Background: an optimization exercise with open tools, aiming at small area. Do not read the settings as production practice.
For this run, only the layout was checked, not whether the RTL still works.
Power figures rest on the tool's default switching activity, not on a simulated workload.

File: constraint.sdc
create_clock -name core_clock -period 11.0 [get_ports {axi_aclk}]
set_input_delay 2.2000 -clock core_clock [delete_from_list [all_inputs] [get_ports {axi_aclk}]]
set_output_delay 2.2000 -clock core_clock [all_outputs]
set_load 0.01 [all_outputs]
File: run.sh
#!/bin/bash
# synth_recipe.tcl (not shown) runs the flow's synth.tcl, then flattens the netlist and writes it again
# the make line also repeats each setting of config.mk as NAME=value (left out here)
make -C /OpenROAD-flow-scripts/flow DESIGN_CONFIG=/design/flow/config.mk WORK_HOME=/design/flow/orfs CLKGATE_MAP_FILE= SYNTH_SCRIPT=/design/flow/synth_recipe.tcl finish
File: design.v
`timescale 1 ns / 1 ps
module framewriter #
(
    parameter integer SLAVE_REG_WIDTH   = 16, 
    parameter integer BRAM_ADDR_WIDTH   = 32, 
    parameter integer BRAM_DATA_WIDTH   = 32, 
    parameter integer BRAM_WE_WIDTH     = 4  
)
(
    (* DONT_TOUCH = "yes" *) input wire [SLAVE_REG_WIDTH-1:0] axi_framewriter_x,
    (* DONT_TOUCH = "yes" *) input wire [SLAVE_REG_WIDTH-1:0] axi_framewriter_y,
    (* mark_debug = "true" *) input wire [31:0] axi_char_bitmap_low,
    (* mark_debug = "true" *) input wire [31:0] axi_char_bitmap_high,
    (* mark_debug = "true" *) input wire [31:0] axi_char_x,
    (* mark_debug = "true" *) input wire [31:0] axi_char_y,
    input wire [31:0] p1_name,
    input wire [31:0] p2_name,
    input wire [31:0] game_state_archery_fsm, 
    input wire left_btn,
    input wire right_btn,
    input wire [15:0] axi_Z_dist,
    input wire [15:0]  axi_arrow_vel,
    input wire [7:0]  wind_x_in,
    input wire [7:0]  wind_y_in,
    input wire [8:0]  aim_x,
    input wire [7:0]  aim_y,
    input wire [8:0]  land_x,
    input wire [7:0]  land_y,
    input wire result_valid,
    (* DONT_TOUCH = "yes" *) output wire [BRAM_ADDR_WIDTH-1:0] bram_address, 
    (* DONT_TOUCH = "yes" *) output wire [BRAM_DATA_WIDTH-1:0] bram_write_data, 
    (* DONT_TOUCH = "yes" *) input  wire [BRAM_DATA_WIDTH-1:0] bram_read_data, 
    (* DONT_TOUCH = "yes" *) output wire [BRAM_WE_WIDTH-1:0] bram_write_enable,
    input wire [3:0] game_state,
    output wire bram_en, 
    output wire bram_rst, 
    output wire bram_clk, 
    input wire axi_awvalid,
    input wire axi_awready,
    input wire axi_wvalid,
    input wire axi_wready,
    input wire axi_aclk,
    input wire axi_aresetn,
    input wire vsync_trigger,
    output wire dbg_out_pixel_to_write,
    output wire dbg_out_is_crosshair_pixel,
    output wire dbg_out_is_target_pixel,
    output wire dbg_out_is_square_pixel
);
    reg [1:0] current_state; 
    reg [1:0] next_state;
    reg [SLAVE_REG_WIDTH-1:0] internal_x;
    reg [SLAVE_REG_WIDTH-1:0] internal_y;
    localparam IDLE = 2'b00, READ = 2'b01, WAIT = 2'b10, WRITE = 2'b11;
    localparam SCREEN_WIDTH  = 320;
    localparam SCREEN_HEIGHT = 240;
    localparam WHITE     = 32'h00F0F0F0;
    localparam BLACK     = 32'h00000000;
    localparam RED       = 32'h00F00000;
    localparam GREEN     = 32'h0000F000;
    localparam BLUE      = 32'h000000F0;
    localparam YELLOW    = 32'h00F0F000;
    localparam TURQUOISE = 32'h0000F0F0;
    localparam GREY      = 32'h00404040;
    localparam ORANGE    = 32'h00F09000;
    localparam CTR_X     = 16'd160;
    localparam CTR_Y     = 16'd120;
    localparam CROSS_SIZE = 16'd5;
    reg [7:0] splash_char_ascii;
    reg [63:0] rom_data;
    always @(*) begin
        case (splash_char_ascii)
            8'd32:  rom_data = 64'h0;                 
            8'd48:  rom_data = 64'h1c44995324470000;  
            8'd49:  rom_data = 64'h0830204081070000;  
            8'd50:  rom_data = 64'h1c440861040f8000;  
            8'd51:  rom_data = 64'h1c44086024470000;  
            8'd52:  rom_data = 64'h04185123e0810000;  
            8'd53:  rom_data = 64'h3e40f01024470000;  
            8'd54:  rom_data = 64'h0e2081e224470000;  
            8'd55:  rom_data = 64'h3e04104102040000;  
            8'd56:  rom_data = 64'h1c4488e224470000;  
            8'd57:  rom_data = 64'h1c4488f020860000;  
            8'd58:  rom_data = 64'h0010000080000000;  
            8'd47:  rom_data = 64'h0204081020408000;  
            8'd65:  rom_data = 64'h1c4489f224488000;  
            8'd66:  rom_data = 64'h3c4489e2244f0000;  
            8'd67:  rom_data = 64'h1c44810204470000;  
            8'd68:  rom_data = 64'h3c448912248e0000;  
            8'd69:  rom_data = 64'h3e4081e2040f8000;  
            8'd70:  rom_data = 64'h3e4081e204080000;  
            8'd71:  rom_data = 64'h1c44817224470000;  
            8'd72:  rom_data = 64'h224489f224488000;  
            8'd73:  rom_data = 64'h1c10204081070000;  
            8'd75:  rom_data = 64'h2248a18284888000;  
            8'd76:  rom_data = 64'h20408102040f8000;  
            8'd77:  rom_data = 64'h226ca91224488000;  
            8'd78:  rom_data = 64'h2264a93224488000;  
            8'd79:  rom_data = 64'h1c44891224470000;  
            8'd80:  rom_data = 64'h3c4489e204080000;  
            8'd82:  rom_data = 64'h3c4489e284888000;  
            8'd83:  rom_data = 64'h1e4080e0204f0000;  
            8'd84:  rom_data = 64'h3e10204081020000;  
            8'd85:  rom_data = 64'h2244891224470000;  
            8'd86:  rom_data = 64'h2244891222820000;  
            8'd87:  rom_data = 64'h22448912a6c88000;  
            8'd88:  rom_data = 64'h2244504144488000;  
            8'd89:  rom_data = 64'h2244504081020000;  
            8'd90:  rom_data = 64'h3e041041040f8000;  
            8'd97:  rom_data = 64'h00007011e4478000;  
            8'd98:  rom_data = 64'h2040e912244f0000;  
            8'd99:  rom_data = 64'h0000711204470000;  
            8'd100: rom_data = 64'h0204791224478000;  
            8'd101: rom_data = 64'h00007113e4070000;  
            8'd102: rom_data = 64'h0c2441e102040000;  
            8'd103: rom_data = 64'h0000791223c08e00;  
            8'd104: rom_data = 64'h2040f11224488000;  
            8'd105: rom_data = 64'h0800604081070000;  
            8'd106: rom_data = 64'h0400302044890c00;  
            8'd107: rom_data = 64'h2040892384888000;  
            8'd108: rom_data = 64'h1810204081070000;  
            8'd109: rom_data = 64'h0000d952a4488000;  
            8'd110: rom_data = 64'h0000f11224488000;  
            8'd111: rom_data = 64'h0000711224470000;  
            8'd112: rom_data = 64'h0000f11227881000;  
            8'd113: rom_data = 64'h0000791223c08100;  
            8'd114: rom_data = 64'h0000b19204080000;  
            8'd115: rom_data = 64'h00007901c04f0000;  
            8'd116: rom_data = 64'h1020f08102430000;  
            8'd117: rom_data = 64'h0044891263400000;  
            8'd118: rom_data = 64'h0e08102244860000;  
            8'd119: rom_data = 64'h0044895364400000;  
            8'd120: rom_data = 64'h0044504144400000;  
            8'd121: rom_data = 64'h004488f023800000;  
            8'd122: rom_data = 64'h007c104107c00000;  
            default: rom_data = 64'h0;
        endcase
    end
    reg [3:0] score_latch;
    reg [SLAVE_REG_WIDTH-1:0] x_latch, y_latch;
    reg [2:0] round_latch;
    reg [1:0] arrow_latch;
    reg [4:0] cnt_24;
    reg [7:0] idx_24;
    reg [1:0] sub_cnt_3;
    reg [3:0] rel_x_3x;
    reg [3:0] stg1_rel_x, stg1_rel_y;
    reg signed [15:0] stg1_dx, stg1_dy;
    reg stg1_is_cross, stg1_is_square, stg1_is_triangle;
    reg stg1_is_dyn_box;
    reg [3:0] stg1_dyn_rel_x, stg1_dyn_rel_y;
    reg [7:0] stg1_ascii;
    reg stg1_is_game_over_box;
    reg [31:0] stg2_dist_sq;
    reg [3:0]  stg2_char_rel_x, stg2_char_rel_y;
    reg        stg2_dyn_pixel_on;
    reg        stg2_is_cross, stg2_is_square, stg2_is_triangle;
    reg [63:0] stg2_rom_data;
    reg [31:0] stg3_final_pixel_color;
    reg [15:0] p1_z, p2_z;
    reg [7:0]  p1_vel, p2_vel, p1_wx, p2_wx, p1_wy, p2_wy;
    reg [8:0]  p1_ax, p2_ax, p1_lx, p2_lx;
    reg [7:0]  p1_ay, p2_ay, p1_ly, p2_ly;
    reg [6:0] p1_score_latch, p2_score_latch;
    wire [3:0] fsm_state = game_state_archery_fsm[3:0];
    wire is_box_easy   = (internal_x >= 40  && internal_x <= 111) && (internal_y >= 155 && internal_y <= 192);
    wire is_box_medium = (internal_x >= 124 && internal_x <= 195) && (internal_y >= 155 && internal_y <= 192);
    wire is_box_hard   = (internal_x >= 208 && internal_x <= 279) && (internal_y >= 155 && internal_y <= 192);
    wire is_border_easy = is_box_easy && (
        internal_x <= 42  || internal_x >= 109 ||
        internal_y <= 157 || internal_y >= 190);
    wire is_border_medium = is_box_medium && (
        internal_x <= 126 || internal_x >= 193 ||
        internal_y <= 157 || internal_y >= 190);
    wire is_border_hard = is_box_hard && (
        internal_x <= 210 || internal_x >= 277 ||
        internal_y <= 157 || internal_y >= 190);
    wire is_tri_easy = (internal_y >= 196 && internal_y <= 200) &&
                    (internal_x >= (75 - (internal_y - 196))) &&
                    (internal_x <= (75 + (internal_y - 196)));
    wire is_tri_medium = (internal_y >= 196 && internal_y <= 200) &&
                        (internal_x >= (159 - (internal_y - 196))) &&
                        (internal_x <= (159 + (internal_y - 196)));
    wire is_tri_hard = (internal_y >= 196 && internal_y <= 200) &&
                    (internal_x >= (243 - (internal_y - 196))) &&
                    (internal_x <= (243 + (internal_y - 196)));
    always @(posedge axi_aclk) begin
        if (!axi_aresetn) begin
            {p1_z, p1_vel, p1_wx, p1_wy, p1_ax, p1_ay, p1_lx, p1_ly} <= 0;
            {p2_z, p2_vel, p2_wx, p2_wy, p2_ax, p2_ay, p2_lx, p2_ly} <= 0;
        end 
        else if (result_valid) begin
            if (fsm_state >= 4'd2 && fsm_state <= 4'd4) begin
                p1_z   <= axi_Z_dist;
                p1_vel <= axi_arrow_vel;
                p1_wx  <= wind_x_in;
                p1_wy  <= wind_y_in;
                p1_ax  <= aim_x;
                p1_ay  <= aim_y;
                p1_lx  <= land_x;
                p1_ly  <= land_y;
            end 
            else if (fsm_state >= 4'd6 && fsm_state <= 4'd8) begin
                p2_z   <= axi_Z_dist;
                p2_vel <= axi_arrow_vel;
                p2_wx  <= wind_x_in;
                p2_wy  <= wind_y_in;
                p2_ax  <= aim_x;
                p2_ay  <= aim_y;
                p2_lx  <= land_x;
                p2_ly  <= land_y;
            end
        end
    end
    reg vsync_sync1, vsync_sync2;
    always @(posedge axi_aclk) begin
        vsync_sync1 <= vsync_trigger;
        vsync_sync2 <= vsync_sync1;
    end
    wire vsync_start = (vsync_sync2 == 1'b1 && vsync_sync1 == 1'b0);
    always @(posedge axi_aclk) begin
        if (!axi_aresetn) current_state <= IDLE;
        else current_state <= next_state;
    end
    always @(*) begin
        case (current_state)
            IDLE:  next_state = vsync_start ? READ : IDLE;
            READ:  next_state = WAIT;
            WAIT:  next_state = WRITE;
            WRITE: next_state = (internal_x == SCREEN_WIDTH-1 && internal_y == SCREEN_HEIGHT-1) ? IDLE : READ;
            default: next_state = IDLE;
        endcase
    end
    always @(posedge axi_aclk) begin
        if (!axi_aresetn) begin
            internal_x <= 0; internal_y <= 0;
            cnt_24 <= 0; idx_24 <= 0; sub_cnt_3 <= 0; rel_x_3x <= 0;
            score_latch <= 0; x_latch <= 0; y_latch <= 0; arrow_latch <= 0;
            round_latch <= 0;
        end else begin
            if (current_state == IDLE) begin
                score_latch <= game_state_archery_fsm[3:0];
                p1_score_latch <= game_state_archery_fsm[22:16];  
                p2_score_latch <= game_state_archery_fsm[15:9];   
                round_latch    <= game_state_archery_fsm[8:6];    
                arrow_latch    <= game_state_archery_fsm[5:4];    
                x_latch     <= axi_framewriter_x;
                y_latch     <= axi_framewriter_y;
            end
            if (current_state == WRITE) begin
                if (internal_x == SCREEN_WIDTH - 1) begin
                    internal_x <= 0;
                    internal_y <= (internal_y == SCREEN_HEIGHT - 1) ? 0 : internal_y + 1;
                    cnt_24 <= 0; idx_24 <= 0; sub_cnt_3 <= 0; rel_x_3x <= 0;
                end else begin
                    internal_x <= internal_x + 1;
                    if (cnt_24 == 23) begin
                        cnt_24 <= 0; idx_24 <= idx_24 + 1; sub_cnt_3 <= 0; rel_x_3x <= 0;
                    end else begin
                        cnt_24 <= cnt_24 + 1;
                        if (sub_cnt_3 == 2) begin sub_cnt_3 <= 0; rel_x_3x <= rel_x_3x + 1; end
                        else sub_cnt_3 <= sub_cnt_3 + 1;
                    end
                end
            end
        end
    end
    reg left_btn_d, right_btn_d;
    wire left_pressed, right_pressed;
    reg [1:0] menu_diff_select;  
    always @(posedge axi_aclk) begin
        left_btn_d <= left_btn;
        right_btn_d <= right_btn;
    end
    assign left_pressed = left_btn & ~left_btn_d;
    assign right_pressed = right_btn & ~right_btn_d;
    always @(posedge axi_aclk) begin
        if (!axi_aresetn) begin
            menu_diff_select <= 2'd0;  
        end else if (score_latch == 4'd1) begin  
            if (left_pressed)
                menu_diff_select <= (menu_diff_select == 2'd0) ? 2'd2 : menu_diff_select - 1;
            else if (right_pressed)
                menu_diff_select <= (menu_diff_select == 2'd2) ? 2'd0 : menu_diff_select + 1;
        end
    end
    always @(posedge axi_aclk) begin
        if (current_state == READ) begin
            stg1_ascii <= 8'd32;
            splash_char_ascii <= stg1_ascii;  
            stg1_rel_x <= 0; stg1_rel_y <= 0;
            stg1_dx <= internal_x - CTR_X;
            stg1_dy <= internal_y - CTR_Y;
            stg1_is_cross <= (
                (internal_y == y_latch && internal_x >= (x_latch - CROSS_SIZE) && internal_x <= (x_latch + CROSS_SIZE)) ||
                (internal_x == x_latch && internal_y >= (y_latch - CROSS_SIZE) && internal_y <= (y_latch + CROSS_SIZE)) ||
                (internal_y == p1_ay && internal_x >= (p1_ax - CROSS_SIZE) && internal_x <= (p1_ax + CROSS_SIZE)) ||
                (internal_x == p1_ax && internal_y >= (p1_ay - CROSS_SIZE) && internal_y <= (p1_ay + CROSS_SIZE)) ||
                (internal_y == p2_ay && internal_x >= (p2_ax - CROSS_SIZE) && internal_x <= (p2_ax + CROSS_SIZE)) ||
                (internal_x == p2_ax && internal_y >= (p2_ay - CROSS_SIZE) && internal_y <= (p2_ay + CROSS_SIZE)) ||
                (internal_y == p1_ly && internal_x >= (p1_lx - CROSS_SIZE) && internal_x <= (p1_lx + CROSS_SIZE)) ||
                (internal_x == p1_lx && internal_y >= (p1_ly - CROSS_SIZE) && internal_y <= (p1_ly + CROSS_SIZE)) ||
                (internal_y == p2_ly && internal_x >= (p2_lx - CROSS_SIZE) && internal_x <= (p2_lx + CROSS_SIZE)) ||
                (internal_x == p2_lx && internal_y >= (p2_ly - CROSS_SIZE) && internal_y <= (p2_ly + CROSS_SIZE))
            );
            stg1_is_square <= (internal_x >= 110 && internal_x <= 210) && (internal_y >= 70 && internal_y <= 170);
            stg1_is_triangle <= (internal_y >= 70 && internal_y <= 170) && 
                                (internal_x >= (160 - (internal_y - 70))) && (internal_x <= (160 + (internal_y - 70)));
            stg1_is_dyn_box <= (internal_x >= axi_char_x && internal_x < axi_char_x + 7) && 
                               (internal_y >= axi_char_y && internal_y < axi_char_y + 9);
            stg1_is_game_over_box <= (internal_x >= 80 && internal_x <= 240) && 
                                     (internal_y >= 60 && internal_y <= 180);
            stg1_dyn_rel_x <= (internal_x >= axi_char_x) ? (internal_x - axi_char_x) : 4'd0;
            stg1_dyn_rel_y <= (internal_y >= axi_char_y) ? (internal_y - axi_char_y) : 4'd0;
            case (score_latch)
                4'd0: begin  
                    if (internal_y >= 20 && internal_y < 52 && internal_x >= 5 && internal_x < 315) begin
                        stg1_rel_y <= (internal_y - 20) >> 2;
                        stg1_rel_x <= ((internal_x - 5) >> 2) & 4'h7;
                        case ((internal_x - 5) >> 5)
                            0: stg1_ascii <= 8'd87; 1, 2: stg1_ascii <= 8'd105; 3: stg1_ascii <= 8'd83; 
                            4: stg1_ascii <= 8'd112; 5: stg1_ascii <= 8'd111; 6: stg1_ascii <= 8'd114; 
                            7: stg1_ascii <= 8'd116; 8: stg1_ascii <= 8'd115;
                        endcase
                        if (stg1_rel_x > 6) stg1_rel_x <= 6;
                        if (stg1_rel_y > 8) stg1_rel_y <= 8;
                    end 
                    else if (internal_y >= 80 && internal_y < 112 && internal_x >= 90 && internal_x < 218) begin
                        stg1_rel_y <= (internal_y - 80) >> 2;
                        stg1_rel_x <= ((internal_x - 90) >> 2) & 4'h7;
                        case ((internal_x - 90) >> 5)
                            0: stg1_ascii <= 8'd70; 1: stg1_ascii <= 8'd80; 2: stg1_ascii <= 8'd71; 3: stg1_ascii <= 8'd65;
                        endcase
                        if (stg1_rel_x > 6) stg1_rel_x <= 6;
                        if (stg1_rel_y > 8) stg1_rel_y <= 8;
                    end 
                    else if (internal_y >= 130 && internal_y < 148 && internal_x >= 15 && internal_x < 312) begin
                        stg1_rel_y <= (internal_y - 130) >> 1;
                        stg1_rel_x <= ((internal_x - 15) >> 1) & 4'h7;
                        case ((internal_x - 15) >> 4)
                            0: stg1_ascii <= 8'd65; 1: stg1_ascii <= 8'd114; 2: stg1_ascii <= 8'd99; 3: stg1_ascii <= 8'd104; 
                            4: stg1_ascii <= 8'd101; 5: stg1_ascii <= 8'd114; 6: stg1_ascii <= 8'd121; 8: stg1_ascii <= 8'd32;
                            9: stg1_ascii <= 8'd69; 10: stg1_ascii <= 8'd100; 11: stg1_ascii <= 8'd105; 12: stg1_ascii <= 8'd116; 
                            13: stg1_ascii <= 8'd105; 14: stg1_ascii <= 8'd111; 15: stg1_ascii <= 8'd110;
                        endcase
                        if (stg1_rel_x > 6) stg1_rel_x <= 6;
                        if (stg1_rel_y > 8) stg1_rel_y <= 8;
                    end 
                    else if (internal_y >= 210 && internal_y < 228 && internal_x >= 30 && internal_x < 286) begin
                        stg1_rel_y <= (internal_y - 210) >> 1;
                        stg1_rel_x <= ((internal_x - 30) >> 1) & 4'h7;
                        case ((internal_x - 30) >> 4)
                            0: stg1_ascii <= 8'd80; 1: stg1_ascii <= 8'd114; 2: stg1_ascii <= 8'd101; 3: stg1_ascii <= 8'd115; 
                            4: stg1_ascii <= 8'd115; 5: stg1_ascii <= 8'd32; 6: stg1_ascii <= 8'd67; 7: stg1_ascii <= 8'd101; 
                            8: stg1_ascii <= 8'd110; 9: stg1_ascii <= 8'd116; 10: stg1_ascii <= 8'd101; 11: stg1_ascii <= 8'd114; 
                            12: stg1_ascii <= 8'd32; 13: stg1_ascii <= 8'd66; 14: stg1_ascii <= 8'd116; 15: stg1_ascii <= 8'd110;
                        endcase
                        if (stg1_rel_x > 6) stg1_rel_x <= 6;
                        if (stg1_rel_y > 8) stg1_rel_y <= 8;
                    end
                end
                4'd1: begin  
                    if (internal_y >= 40 && internal_y < 58 && internal_x >= 24 && internal_x < 296) begin
                        stg1_rel_y <= (internal_y - 40) >> 1;
                        stg1_rel_x <= ((internal_x - 24) >> 1) & 4'h7;
                        case ((internal_x - 24) >> 4)
                            0:stg1_ascii<=8'd69; 1:stg1_ascii<=8'd110; 2:stg1_ascii<=8'd116; 3:stg1_ascii<=8'd101; 
                            4:stg1_ascii<=8'd114; 5:stg1_ascii<=8'd32; 6:stg1_ascii<=8'd80; 7:stg1_ascii<=8'd108; 
                            8:stg1_ascii<=8'd97; 9:stg1_ascii<=8'd121; 10:stg1_ascii<=8'd101; 11:stg1_ascii<=8'd114; 
                            12:stg1_ascii<=8'd32; 13:stg1_ascii<=8'd73; 14:stg1_ascii<=8'd110; 15:stg1_ascii<=8'd102; 
                            16:stg1_ascii<=8'd111;
                        endcase
                        if (stg1_rel_x > 6) stg1_rel_x <= 6;
                        if (stg1_rel_y > 8) stg1_rel_y <= 8;
                    end 
                    else if (internal_y >= 90 && internal_y < 108 && internal_x >= 30 && internal_x < 174) begin
                        stg1_rel_y <= (internal_y - 90) >> 1;
                        stg1_rel_x <= ((internal_x - 30) >> 1) & 4'h7;
                        case ((internal_x - 30) >> 4)
                            0:stg1_ascii<=8'd80; 1:stg1_ascii<=8'd108; 2:stg1_ascii<=8'd97; 3:stg1_ascii<=8'd121; 
                            4:stg1_ascii<=8'd101; 5:stg1_ascii<=8'd114; 6:stg1_ascii<=8'd32; 7:stg1_ascii<=8'd49; 
                            8:stg1_ascii<=8'd58;
                        endcase
                        if (stg1_rel_x > 6) stg1_rel_x <= 6;
                        if (stg1_rel_y > 8) stg1_rel_y <= 8;
                    end 
                    else if (internal_y >= 120 && internal_y < 138 && internal_x >= 30 && internal_x < 174) begin
                        stg1_rel_y <= (internal_y - 120) >> 1;
                        stg1_rel_x <= ((internal_x - 30) >> 1) & 4'h7;
                        case ((internal_x - 30) >> 4)
                            0:stg1_ascii<=8'd80; 1:stg1_ascii<=8'd108; 2:stg1_ascii<=8'd97; 3:stg1_ascii<=8'd121; 
                            4:stg1_ascii<=8'd101; 5:stg1_ascii<=8'd114; 6:stg1_ascii<=8'd32; 7:stg1_ascii<=8'd50; 
                            8:stg1_ascii<=8'd58;
                        endcase
                        if (stg1_rel_x > 6) stg1_rel_x <= 6;
                        if (stg1_rel_y > 8) stg1_rel_y <= 8;
                    end 
                    else if (internal_y >= 210 && internal_y < 219 && internal_x >= 40 && internal_x < 312) begin
                        stg1_rel_y <= (internal_y - 210);
                        stg1_rel_x <= (internal_x - 40) & 4'h7;
                        case ((internal_x - 40) >> 3)
                            0:stg1_ascii<=8'd84; 1:stg1_ascii<=8'd121; 2:stg1_ascii<=8'd112; 3:stg1_ascii<=8'd101; 
                            4:stg1_ascii<=8'd32; 5:stg1_ascii<=8'd110; 6:stg1_ascii<=8'd97; 7:stg1_ascii<=8'd109; 
                            8:stg1_ascii<=8'd101; 9:stg1_ascii<=8'd32; 10:stg1_ascii<=8'd112; 11:stg1_ascii<=8'd114; 
                            12:stg1_ascii<=8'd101; 13:stg1_ascii<=8'd115; 14:stg1_ascii<=8'd115; 15:stg1_ascii<=8'd32; 
                            16:stg1_ascii<=8'd69; 17:stg1_ascii<=8'd78; 18:stg1_ascii<=8'd84; 19:stg1_ascii<=8'd69; 
                            20:stg1_ascii<=8'd82;
                        endcase
                        if (stg1_rel_x > 6) stg1_rel_x <= 6;
                        if (stg1_rel_y > 8) stg1_rel_y <= 8;
                    end 
                    else if (internal_y >= 91 && internal_y < 109 && internal_x >= 205 && internal_x < 240) begin 
                        stg1_rel_y <= (internal_y - 91) >> 1;
                        stg1_rel_x <= ((internal_x - 205) >> 1) & 4'h7;
                        stg1_ascii <= ((internal_x - 205) >> 4 == 0) ? p1_name[7:0] : p1_name[15:8];
                        if (stg1_rel_x > 6) stg1_rel_x <= 6;
                        if (stg1_rel_y > 8) stg1_rel_y <= 8;
                    end 
                    else if (internal_y >= 121 && internal_y < 139 && internal_x >= 205 && internal_x < 240) begin 
                        stg1_rel_y <= (internal_y - 121) >> 1;
                        stg1_rel_x <= ((internal_x - 205) >> 1) & 4'h7;
                        stg1_ascii <= ((internal_x - 205) >> 4 == 0) ? p2_name[7:0] : p2_name[15:8];
                        if (stg1_rel_x > 6) stg1_rel_x <= 6;
                        if (stg1_rel_y > 8) stg1_rel_y <= 8;
                    end 
                    else if (internal_y >= 170 && internal_y < 179) begin
                        if (internal_x >= 55 && internal_x < 87) begin       
                            stg1_rel_y <= (internal_y - 170);
                            stg1_rel_x <= (internal_x - 55) & 4'h7;
                            case((internal_x - 55) >> 3) 
                            0:stg1_ascii<=8'd101; 
                            1:stg1_ascii<=8'd97; 
                            2:stg1_ascii<=8'd115; 
                            3:stg1_ascii<=8'd121; 
                            endcase 
                            if (stg1_rel_x > 6) stg1_rel_x <= 6;
                            if (stg1_rel_y > 8) stg1_rel_y <= 8;
                        end
                        else if (internal_x >= 140 && internal_x < 164) begin  
                            stg1_rel_y <= (internal_y - 170);
                            stg1_rel_x <= (internal_x - 140) & 4'h7;
                            case((internal_x - 140) >> 3) 
                                0:stg1_ascii<=8'd109; 
                                1:stg1_ascii<=8'd101; 
                                2:stg1_ascii<=8'd100; 
                            endcase 
                            if (stg1_rel_x > 6) stg1_rel_x <= 6;
                            if (stg1_rel_y > 8) stg1_rel_y <= 8;
                        end
                        else if (internal_x >= 220 && internal_x < 252) begin  
                            stg1_rel_y <= (internal_y - 170);
                            stg1_rel_x <= (internal_x - 220) & 4'h7;
                            case((internal_x - 220) >> 3) 
                                0:stg1_ascii<=8'd104; 
                                1:stg1_ascii<=8'd97; 
                                2:stg1_ascii<=8'd114; 
                                3:stg1_ascii<=8'd100; 
                            endcase 
                            if (stg1_rel_x > 6) stg1_rel_x <= 6;
                            if (stg1_rel_y > 8) stg1_rel_y <= 8;
                        end
                    end
                end
                4'd2, 4'd6: begin  
                    if (internal_y >= 10 && internal_y < 28 && internal_x >= 220 && internal_x < 312) begin
                        stg1_rel_y <= (internal_y - 10) >> 1;
                        stg1_rel_x <= ((internal_x - 220) >> 1) & 4'h7;
                        case ((internal_x - 220) >> 4)
                            0: stg1_ascii <= 8'd82;  
                            1: stg1_ascii <= 8'd79;  
                            2: stg1_ascii <= 8'd85;  
                            3: stg1_ascii <= 8'd78;  
                            4: stg1_ascii <= 8'd68;  
                            5: stg1_ascii <= 8'd32;  
                            6: stg1_ascii <= 8'd48 + round_latch; 
                            default: stg1_ascii <= 8'd32;
                        endcase
                        if (stg1_rel_x > 6) stg1_rel_x <= 6;
                        if (stg1_rel_y > 8) stg1_rel_y <= 8;
                    end
                    else if (internal_y >= 30 && internal_y < 48 && internal_x >= 220 && internal_x < 312) begin
                        stg1_rel_y <= (internal_y - 30) >> 1;
                        stg1_rel_x <= ((internal_x - 220) >> 1) & 4'h7;
                        case ((internal_x - 220) >> 4)
                            0: stg1_ascii <= 8'd65;  
                            1: stg1_ascii <= 8'd82;  
                            2: stg1_ascii <= 8'd82;  
                            3: stg1_ascii <= 8'd79;  
                            4: stg1_ascii <= 8'd87;  
                            5: stg1_ascii <= 8'd32;  
                            6: stg1_ascii <= 8'd48 + arrow_latch;  
                            7: stg1_ascii <= 8'd47;  
                            8: stg1_ascii <= 8'd50;  
                            default: stg1_ascii <= 8'd32;
                        endcase
                        if (stg1_rel_x > 6) stg1_rel_x <= 6;
                        if (stg1_rel_y > 8) stg1_rel_y <= 8;
                    end 
                    else if (internal_y >= 50 && internal_y < 59 && internal_x >= 220 && internal_x < 236) begin
                        stg1_rel_y <= (internal_y - 50);
                        stg1_rel_x <= (internal_x - 220) & 4'h7;
                        if (score_latch == 4'd2)  
                            stg1_ascii <= ((internal_x - 220) >> 3 == 0) ? p1_name[7:0] : p1_name[15:8];
                        else                      
                            stg1_ascii <= ((internal_x - 220) >> 3 == 0) ? p2_name[7:0] : p2_name[15:8];
                        if (stg1_rel_x > 6) stg1_rel_x <= 6;
                        if (stg1_rel_y > 8) stg1_rel_y <= 8;
                    end
                end
                4'd4, 4'd8: begin  
                    if (internal_y >= 100 && internal_y < 127 && internal_x >= 10 && internal_x < 312) begin
                        stg1_rel_x <= rel_x_3x; 
                        stg1_rel_y <= (internal_y-100)/3;
                        case (idx_24)
                            0, 3: stg1_ascii <= 8'd67; 1, 6: stg1_ascii <= 8'd65; 2, 5: stg1_ascii <= 8'd76; 
                            4: stg1_ascii <= 8'd85; 7: stg1_ascii <= 8'd84; 8: stg1_ascii <= 8'd73; 
                            9: stg1_ascii <= 8'd78; 10: stg1_ascii <= 8'd71;
                        endcase
                        if (stg1_rel_x > 6) stg1_rel_x <= 6;
                        if (stg1_rel_y > 8) stg1_rel_y <= 8;
                    end 
                    else if (internal_y >= 140 && internal_y < 158 && internal_x >= 8 && internal_x < 312) begin
                        stg1_rel_y <= (internal_y - 140) >> 1;
                        stg1_rel_x <= ((internal_x - 8) >> 1) & 4'h7;
                        case ((internal_x - 8) >> 4)
                            0, 11: stg1_ascii <= 8'd80; 1: stg1_ascii <= 8'd72; 2: stg1_ascii <= 8'd89; 
                            3, 6, 17, 18: stg1_ascii <= 8'd83; 4, 8: stg1_ascii <= 8'd73; 5: stg1_ascii <= 8'd67; 
                            9: stg1_ascii <= 8'd78; 12, 15: stg1_ascii <= 8'd82; 13: stg1_ascii <= 8'd79; 
                            14: stg1_ascii <= 8'd71; 16: stg1_ascii <= 8'd69;
                        endcase
                        if (stg1_rel_x > 6) stg1_rel_x <= 6;
                        if (stg1_rel_y > 8) stg1_rel_y <= 8;
                    end
                end
                4'd10: begin  
                    if (internal_y >= 20 && internal_y < 38 && internal_x >= 56 && internal_x < 264) begin
                        stg1_rel_y <= (internal_y - 20) >> 1;
                        stg1_rel_x <= ((internal_x - 56) >> 1) & 4'h7;
                        case ((internal_x - 56) >> 4)
                            0, 6: stg1_ascii <= 8'd82; 1: stg1_ascii <= 8'd79; 2, 9: stg1_ascii <= 8'd85; 
                            3: stg1_ascii <= 8'd78; 4: stg1_ascii <= 8'd68; 7: stg1_ascii <= 8'd69; 
                            8, 12: stg1_ascii <= 8'd83; 10: stg1_ascii <= 8'd76; 11: stg1_ascii <= 8'd84;
                        endcase
                        if (stg1_rel_x > 6) stg1_rel_x <= 6;
                        if (stg1_rel_y > 8) stg1_rel_y <= 8;
                    end 
                    else if (internal_y >= 110 && internal_y < 128) begin
                        stg1_rel_y <= (internal_y - 110) >> 1;
                        if (internal_x >= 90 && internal_x < 122) begin  
                            stg1_rel_x <= ((internal_x - 90) >> 1) & 4'h7;
                            stg1_ascii <= ((internal_x - 90) >> 4 == 0) ? 
                                        (p1_score_latch[6:4] < 10 ? 8'd48+p1_score_latch[6:4] : 8'd55+p1_score_latch[6:4]) : 
                                        (p1_score_latch[3:0] < 10 ? 8'd48+p1_score_latch[3:0] : 8'd55+p1_score_latch[3:0]);
                            if (stg1_rel_x > 6) stg1_rel_x <= 6;
                            if (stg1_rel_y > 8) stg1_rel_y <= 8;
                        end else if (internal_x >= 200 && internal_x < 232) begin  
                            stg1_rel_x <= ((internal_x - 200) >> 1) & 4'h7;
                            stg1_ascii <= ((internal_x - 200) >> 4 == 0) ? 
                                        (p2_score_latch[6:4] < 10 ? 8'd48+p2_score_latch[6:4] : 8'd55+p2_score_latch[6:4]) : 
                                        (p2_score_latch[3:0] < 10 ? 8'd48+p2_score_latch[3:0] : 8'd55+p2_score_latch[3:0]);
                            if (stg1_rel_x > 6) stg1_rel_x <= 6;
                            if (stg1_rel_y > 8) stg1_rel_y <= 8;
                        end
                    end
                    else if (internal_y >= 210 && internal_y < 228) begin
                        stg1_rel_y <= (internal_y - 210) >> 1;
                        if (internal_x >= 20 && internal_x < 280) begin
                            stg1_rel_x <= ((internal_x - 20) >> 1) & 4'h7;
                            case ((internal_x - 20) >> 4)
                                0: stg1_ascii <= 8'd82; 1: stg1_ascii <= 8'd79; 2: stg1_ascii <= 8'd85; 
                                3: stg1_ascii <= 8'd78; 4: stg1_ascii <= 8'd68; 6: stg1_ascii <= 8'd48 + round_latch;
                                9: stg1_ascii <= 8'd65; 10: stg1_ascii <= 8'd82; 11: stg1_ascii <= 8'd82; 
                                12: stg1_ascii <= 8'd79; 13: stg1_ascii <= 8'd87; 15: stg1_ascii <= 8'd48 + arrow_latch;
                            endcase
                            if (stg1_rel_x > 6) stg1_rel_x <= 6;
                            if (stg1_rel_y > 8) stg1_rel_y <= 8;
                        end
                    end
                end
                4'd12: begin  
                    if (internal_y >= 111 && internal_y < 129 && internal_x >= 88 && internal_x < 232) begin
                        stg1_rel_y <= (internal_y - 111) >> 1;
                        stg1_rel_x <= ((internal_x - 88) >> 1) & 4'h7;
                        case ((internal_x - 88) >> 4)
                            0: stg1_ascii <= 8'd71; 1: stg1_ascii <= 8'd65; 2: stg1_ascii <= 8'd77; 
                            3: stg1_ascii <= 8'd69; 4: stg1_ascii <= 8'd32; 5: stg1_ascii <= 8'd79; 
                            6: stg1_ascii <= 8'd86; 7: stg1_ascii <= 8'd69; 8: stg1_ascii <= 8'd82;
                            default: stg1_ascii <= 8'd32;
                        endcase
                        if (stg1_rel_x > 6) stg1_rel_x <= 6;
                        if (stg1_rel_y > 8) stg1_rel_y <= 8;
                    end
                end
            endcase
        end
    end
    wire [63:0] full_bitmap = {axi_char_bitmap_high, axi_char_bitmap_low};
    always @(posedge axi_aclk) begin
        if (current_state == WAIT) begin
            stg2_rom_data     <= rom_data;    
            stg2_dist_sq <= (stg1_dx * stg1_dx) + (stg1_dy * stg1_dy);
            stg2_char_rel_x <= stg1_rel_x;
            stg2_char_rel_y <= stg1_rel_y;
            stg2_dyn_pixel_on <= stg1_is_dyn_box ? (full_bitmap[62 - ((stg1_dyn_rel_y * 7) + stg1_dyn_rel_x)]) : 1'b0;
            stg2_is_cross <= stg1_is_cross;
            stg2_is_square <= stg1_is_square;
            stg2_is_triangle <= stg1_is_triangle;
        end
    end
    wire [6:0] rom_bit_idx = (stg2_char_rel_y * 7) + stg2_char_rel_x;
    wire internal_rom_on = (rom_bit_idx <= 7'd62) ? stg2_rom_data[7'd62 - rom_bit_idx] : 1'b0;
    reg [31:0] target_color;
    wire [13:0] short_dist_sq = (stg2_dist_sq > 10000) ? 14'd10001 : stg2_dist_sq[13:0];
    always @(*) begin
        if      (short_dist_sq > 10000) target_color = GREEN;
        else if (short_dist_sq > 9801)  target_color = BLACK;
        else if (short_dist_sq > 9604)  target_color = WHITE;  
        else if (short_dist_sq > 8100)  target_color = WHITE; 
        else if (short_dist_sq > 7921)  target_color = BLACK; 
        else if (short_dist_sq > 6724)  target_color = WHITE;  
        else if (short_dist_sq > 6561)  target_color = BLACK;
        else if (short_dist_sq > 5329)  target_color = BLACK;  
        else if (short_dist_sq > 5184)  target_color = WHITE;
        else if (short_dist_sq > 4225)  target_color = BLACK;  
        else if (short_dist_sq > 4096)  target_color = WHITE;
        else if (short_dist_sq > 3136)  target_color = TURQUOISE; 
        else if (short_dist_sq > 3025)  target_color = BLACK;
        else if (short_dist_sq > 2304)  target_color = TURQUOISE;  
        else if (short_dist_sq > 2209)  target_color = BLACK;
        else if (short_dist_sq > 1521)  target_color = RED;  
        else if (short_dist_sq > 1444)  target_color = BLACK;
        else if (short_dist_sq > 961)   target_color = RED;  
        else if (short_dist_sq > 900)   target_color = BLACK;
        else if (short_dist_sq > 484)   target_color = YELLOW;  
        else if (short_dist_sq > 441)   target_color = BLACK;
        else                            target_color = YELLOW;  
    end
    always @(posedge axi_aclk) begin
        if (current_state == WRITE) begin
            case (score_latch)
                4'd0: begin  
                    stg3_final_pixel_color <= WHITE;
                    if (internal_y >= 150 && internal_y < 160) stg3_final_pixel_color <= TURQUOISE;
                    if (internal_y >= 170 && internal_y < 180) stg3_final_pixel_color <= ORANGE;
                    if (internal_rom_on) begin
                        if (internal_y < 70 && internal_x < 135) stg3_final_pixel_color <= BLACK;
                        else if (internal_y < 135) stg3_final_pixel_color <= TURQUOISE;
                        else stg3_final_pixel_color <= BLACK;
                    end
                end
                4'd1: begin  
                    stg3_final_pixel_color <= WHITE;
                    if (internal_y >= 20 && internal_y < 25) 
                        stg3_final_pixel_color <= TURQUOISE;
                    if (internal_y >= 30 && internal_y < 35) 
                        stg3_final_pixel_color <= ORANGE;
                    if ((internal_x >= 40  && internal_x <= 111 && internal_y >= 155 && internal_y <= 192) ||
                        (internal_x >= 124 && internal_x <= 195 && internal_y >= 155 && internal_y <= 192) ||
                        (internal_x >= 208 && internal_x <= 279 && internal_y >= 155 && internal_y <= 192))
                        stg3_final_pixel_color <= GREY;
                    if ((menu_diff_select == 2'd0 && is_border_easy) ||
                        (menu_diff_select == 2'd1 && is_border_medium) ||
                        (menu_diff_select == 2'd2 && is_border_hard))
                        stg3_final_pixel_color <= TURQUOISE;
                    if ((menu_diff_select == 2'd0 && is_tri_easy) ||
                        (menu_diff_select == 2'd1 && is_tri_medium) ||
                        (menu_diff_select == 2'd2 && is_tri_hard))
                        stg3_final_pixel_color <= ORANGE;
                    if (internal_rom_on) stg3_final_pixel_color <= BLACK;
                end
                4'd2, 4'd6: begin  
                    stg3_final_pixel_color <= target_color;
                    if (((internal_x >= 90 && internal_x <= 100) || (internal_x >= 220 && internal_x <= 230)) && (internal_y < 50))
                        stg3_final_pixel_color <= BLACK;
                    if (internal_rom_on && internal_x >= 220 && internal_y < 80)
                        stg3_final_pixel_color <= WHITE;
                end
                4'd3, 4'd7: begin
                    stg3_final_pixel_color <= target_color;
                    if (((internal_x >= 90 && internal_x <= 100) || (internal_x >= 220 && internal_x <= 230)) && (internal_y < 50))
                        stg3_final_pixel_color <= BLACK;
                end 
                4'd4, 4'd8: stg3_final_pixel_color <= internal_rom_on ? WHITE : BLUE;
                4'd10: begin  
                    stg3_final_pixel_color <= BLACK;
                    if (internal_x >= 60  && internal_x <= 150 && internal_y >= 80 && internal_y <= 160) stg3_final_pixel_color <= BLUE;
                    if (internal_x >= 170 && internal_x <= 260 && internal_y >= 80 && internal_y <= 160) stg3_final_pixel_color <= RED;
                    if (internal_rom_on) stg3_final_pixel_color <= TURQUOISE;
                    if (internal_rom_on) begin
                        stg3_final_pixel_color <= WHITE;
                    end
                end
                4'd12: begin  
                    stg3_final_pixel_color <= stg1_is_game_over_box ? GREY : BLACK;
                    if (internal_rom_on) begin
                        stg3_final_pixel_color <= WHITE;
                    end
                end
                default: stg3_final_pixel_color <= BLACK;
            endcase
            if (stg2_dyn_pixel_on) stg3_final_pixel_color <= WHITE;
            if ((score_latch == 4'd2 || score_latch == 4'd3 ||
                 score_latch == 4'd6 || score_latch == 4'd7) && stg2_is_cross) stg3_final_pixel_color <= WHITE;
        end
    end
    assign bram_address      = ((internal_y << 8) + (internal_y << 6) + internal_x) << 2;
    assign bram_write_data   = stg3_final_pixel_color;
    assign bram_en           = (current_state != IDLE);
    assign bram_write_enable = (current_state == WRITE) ? 4'b1111 : 4'b0000;
    assign bram_clk          = 1'b0; 
    assign bram_rst          = !axi_aresetn;
    assign dbg_out_pixel_to_write     = (current_state == WRITE);
    assign dbg_out_is_crosshair_pixel = stg2_is_cross;
    assign dbg_out_is_target_pixel    = 0;
    assign dbg_out_is_square_pixel    = stg2_is_square;
endmodule
File: config.mk
export PLATFORM = sky130hd
export DESIGN_NAME = framewriter
export DESIGN_NICKNAME = framewriter
export VERILOG_FILES = /design/flow/design.v
export SDC_FILE = /design/flow/constraint.sdc
export NUM_CORES = 4
export LEC_CHECK = 0
export CAP_MARGIN = 20
export CORE_MARGIN = 2
export CORE_UTILIZATION = 40
export SLEW_MARGIN = 20
export SYNTH_MEMORY_MAX_BITS = 65536
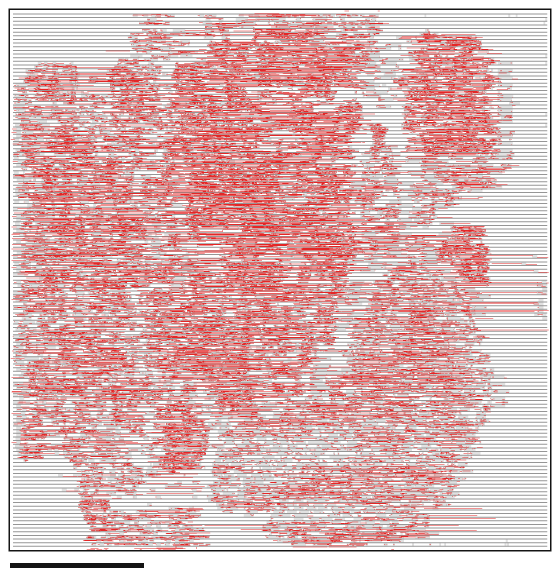
Figure 1: met1 routing.
Bar = 100 µm. Supply wires on this layer in grey. Cells faint in the background.
- longest straight run: 95.2 µm
- share of all routed wire: 43%

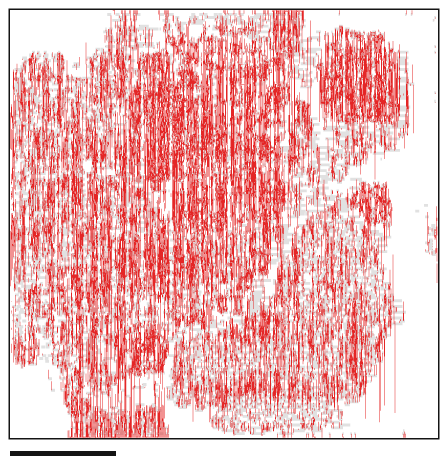
Figure 2: M2 wires.
Bar = 100 µm. Cells faint in the background.
- nets with wire on the layer: 7,670
- share of all routed wire: 46%
- main direction: vertical
- longest straight run: 135 µm
DR vias: 57,993
Total Wirelength: 227,000 µm
met2 usage: 0.448

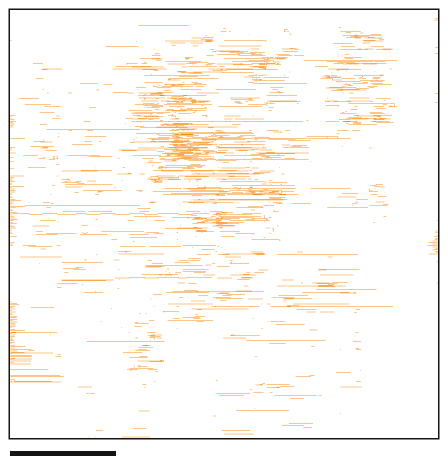
Figure 3: M3 wires.
Bar = 100 µm.
- longest straight run: 191 µm
- main direction: horizontal
- wire length on this layer: 16,000 µm

==> final timing paths <==
kind                             start                          to  slack, ns  cells past startpoint
setup / recovery  stg1_dy[6]$_DFFE_PN_  stg2_dist_sq[31]$_DFFE_PP_       1.30                     36
hold / removal     vsync_sync1$_DFF_P_         vsync_sync2$_DFF_P_       0.36                      0
setup reg to reg  stg1_dy[6]$_DFFE_PN_  stg2_dist_sq[31]$_DFFE_PP_       1.30                     36
hold reg to reg    vsync_sync1$_DFF_P_         vsync_sync2$_DFF_P_       0.36                      0
==> registers in the layout, summed over array words and instances, names as in the netlist, 16 cells and up <==
| register | cells |
|---|---|
| internal_x | 16 |
| internal_y | 16 |
| stg1_dx | 16 |
| stg1_dy | 16 |
| stg2_dist_sq | 32 |
| stg2_rom_data | 39 |
| x_latch | 16 |
| y_latch | 16 |
==> through the flow <==
stage                     instances  instance area (µm²)
after floorplan                7878                63700
after global placement         9934                68600
after detailed placement       9935                68600
after CTS                     10017                70200
after global routing          10018                70300
final                         10019                70300
==> report_power, final <==
group	leakage, nW	switching (W)	total, W	internal (W)
Sequential	2.92	0.0000645	0.00200	0.00193
Combinational	28.0	0.00483	0.00900	0.00417
Clock	0.783	0.000694	0.00164	0.000949
==> routing by layer <==
metal	GRT usage	up-vias	share of wire
li1	-	26953	-
met1	0.370	28370	0.43
met2	0.448	2227	0.46
met3	0.0412	437	0.070
met4	0.101	6	0.041
met5	0	-	0.00018
==> cell families after synthesis <==
logic type / after synthesis
AND/OR/NAND/NOR: 2522
AO/OA/AOI/OAI: 1616
adder cells (fa/ha/maj): 1276
buffers and inverters: 1267
XOR/XNOR: 653
flip-flops: 339
multiplexers: 169
other: 2
==> area by class of cell <==
class / count / share of cell area
inverters: 807 / 0.0431
well taps: 2072 / 0.0369
diodes: 2 / 0.0000712
repair buffers: 445 / 0.0582
flip-flops and latches: 339 / 0.121
clock buffers: 58 / 0.0186
multi-input cells: 6272 / 0.717
clock inverters: 24 / 0.00445
==> cell usage in the layout, fill, tap and decap left out, types with 114 or more instances in the layout <==
cell type,Yosys,routed
nor2b_1,163,163
nor3_1,170,169
o21ai_0,419,418
nand2_1,730,729
clkdlybuf4s50_1,0,300
nand2b_1,170,170
and2_1,121,121
nor2_1,586,585
buf_4,45,144
mux2i_1,114,114
a21oi_1,557,557
nand3_1,192,192
edfxtp_1,171,171
xnor2_1,418,417
xor2_1,234,234
dfxtp_1,168,145
ha_1,731,727
inv_1,795,795
fa_1,545,545
==> run summary <==
initial antenna violation count=4; P per Cell Area=180 nW/µm²; share of the synthesized area in the top cell type=0.172; number of synthesized flops with an enable pin=171; Leak=31.7 nW; Core Rows=146; Seq cells post-synth=339; first-pass GRT wire length=348,000 µm; Die X=403 µm; count of cell types in the netlist=108; critical path class=register to register; CTS Root Cell=clkbuf_16; dpl hpwl=175,000 µm; Compound-Gate Fraction of Synth Area=0.156; RSZ-0062 raised after global routing=no; critical path's top delay family=adder cells; initial drt markers=5,322; Post-Synth Simple-Gate Area=0.192; gr ovfl total=0; Slew Viols, Final=0; DRC errors left=0; # Post-CTS Setup Buffers=0; warnings from Yosys=1; CP peak stage delay=0.74 ns; worst skew pair latency=0.68 ns; top post-synthesis cells by count=795 x inv_1, 731 x ha_1, 730 x nand2_1; core area=158,000 µm²; post-cts repair resize count=0; ys async rst share=0; worst min path class=register to register; data arrival time of the critical path=10.11 ns; GRT Util Overall=0.275; total power=0.0126 W; WP buf/inv=5; most common cell in the netlist=inv_1; slowest CP cell=edfxtp_1; footprint of the multi-input gates=50,400 µm²; register area=8530 µm²; post-route setup TNS=0 ns; CP dominant cell by count=a21oi_1; largest family of logic cells by synthesized area=adder cells; post-place setup slack=1.19 ns; Die ar.=162,000 µm²; final RePlAce weighted congestion=0.998; Ports=459; period utilisation layout=0.882; Final setup viols=0; H-tree levels=2; Mapped Cells=7,844; area leader, netlist=fa_1; Initial Util=0.402; Main synth FF type=edfxtp_1; # fillers=15,948; 1st-pass router iterations=6; synthesized area=63,600 µm²; Clk pin slew, worst setup/hold paths=0.07 ns; Slew HR=0.267; Avg Cell Area, Syn=8.11 µm²; fin worst setup slack=1.30 ns; worst hold slack=0.362 ns; share of the yosys chip area belonging to registers=0.134; Area contributors post-synth=fa_1 17%, ha_1 14%, edfxtp_1 8.1%, xnor2_1 5.8%, dfxtp_1 5.3%; Max FO, Critical Path=18; Synth Area in XOR/XNOR=0.0900; clock buffer count from CTS=45; share of layout cells above drive strength 1=0.0467; Least-Margin Pin Slew=1.10 ns; clock sink count=339; IO Port Bufs=300; Critical Path End Type=register; pin count of the biggest net entering global routing=68; Final Util=0.444; crit start category=register; WP data required=11.41 ns; clock tree buffer depth=3; Max Cap Viol=0; Layout Nets=9,570; status=finished clean; vias per cell=5.79; Fin. Hold Viols=0; Die Span Y=403 µm; mux contribution to synthesized area=0.0343; hold buffers post-CTS=0; min Tclk post-route=9.70 ns; Adder-Cell Fraction of Synth Area=0.315; CTS tree=done; vias in the first global route=57,068; synthesis-to-layout area growth=10.5%; DR WL/cell=22.7 µm; worst-case clock skew=0.0387 ns; Peak VDD IR=863 µV; Final ANT Viol Nets=0; highest clock rate=103 MHz

==> port drivers added, routing unchanged <==
Ports are ideal in the flow. The routed layout listed here was re-timed in OpenROAD. Step 1 (the two cells are an assumption about what drives the block):
set clk [get_ports {axi_aclk}]
set_driving_cell -lib_cell sky130_fd_sc_hd__clkbuf_16 $clk
set_driving_cell -lib_cell sky130_fd_sc_hd__buf_2 [delete_from_list [all_inputs] $clk]
Step 2 adds t to the input delays and takes it off the output delays; t is the mean of the earliest and latest rising clock arrival at the registers after step 1. Input paths then give back, and output paths get back, about the clock's delay inside the block. Slacks: ideal ports / drivers / drivers and shift; pairs: ideal ports / drivers.
shift t [ns]: 0.744
slack for setup (ns): 1.296 / 1.296 / 1.296
worst setup path at the end: register to register
worst slew at a driven data input, ns: 0.15
After both steps setup and hold are still met in this run. For this run, drivers alone change the setup slack by 0.000 ns; drivers and shift together by 0.000 ns.
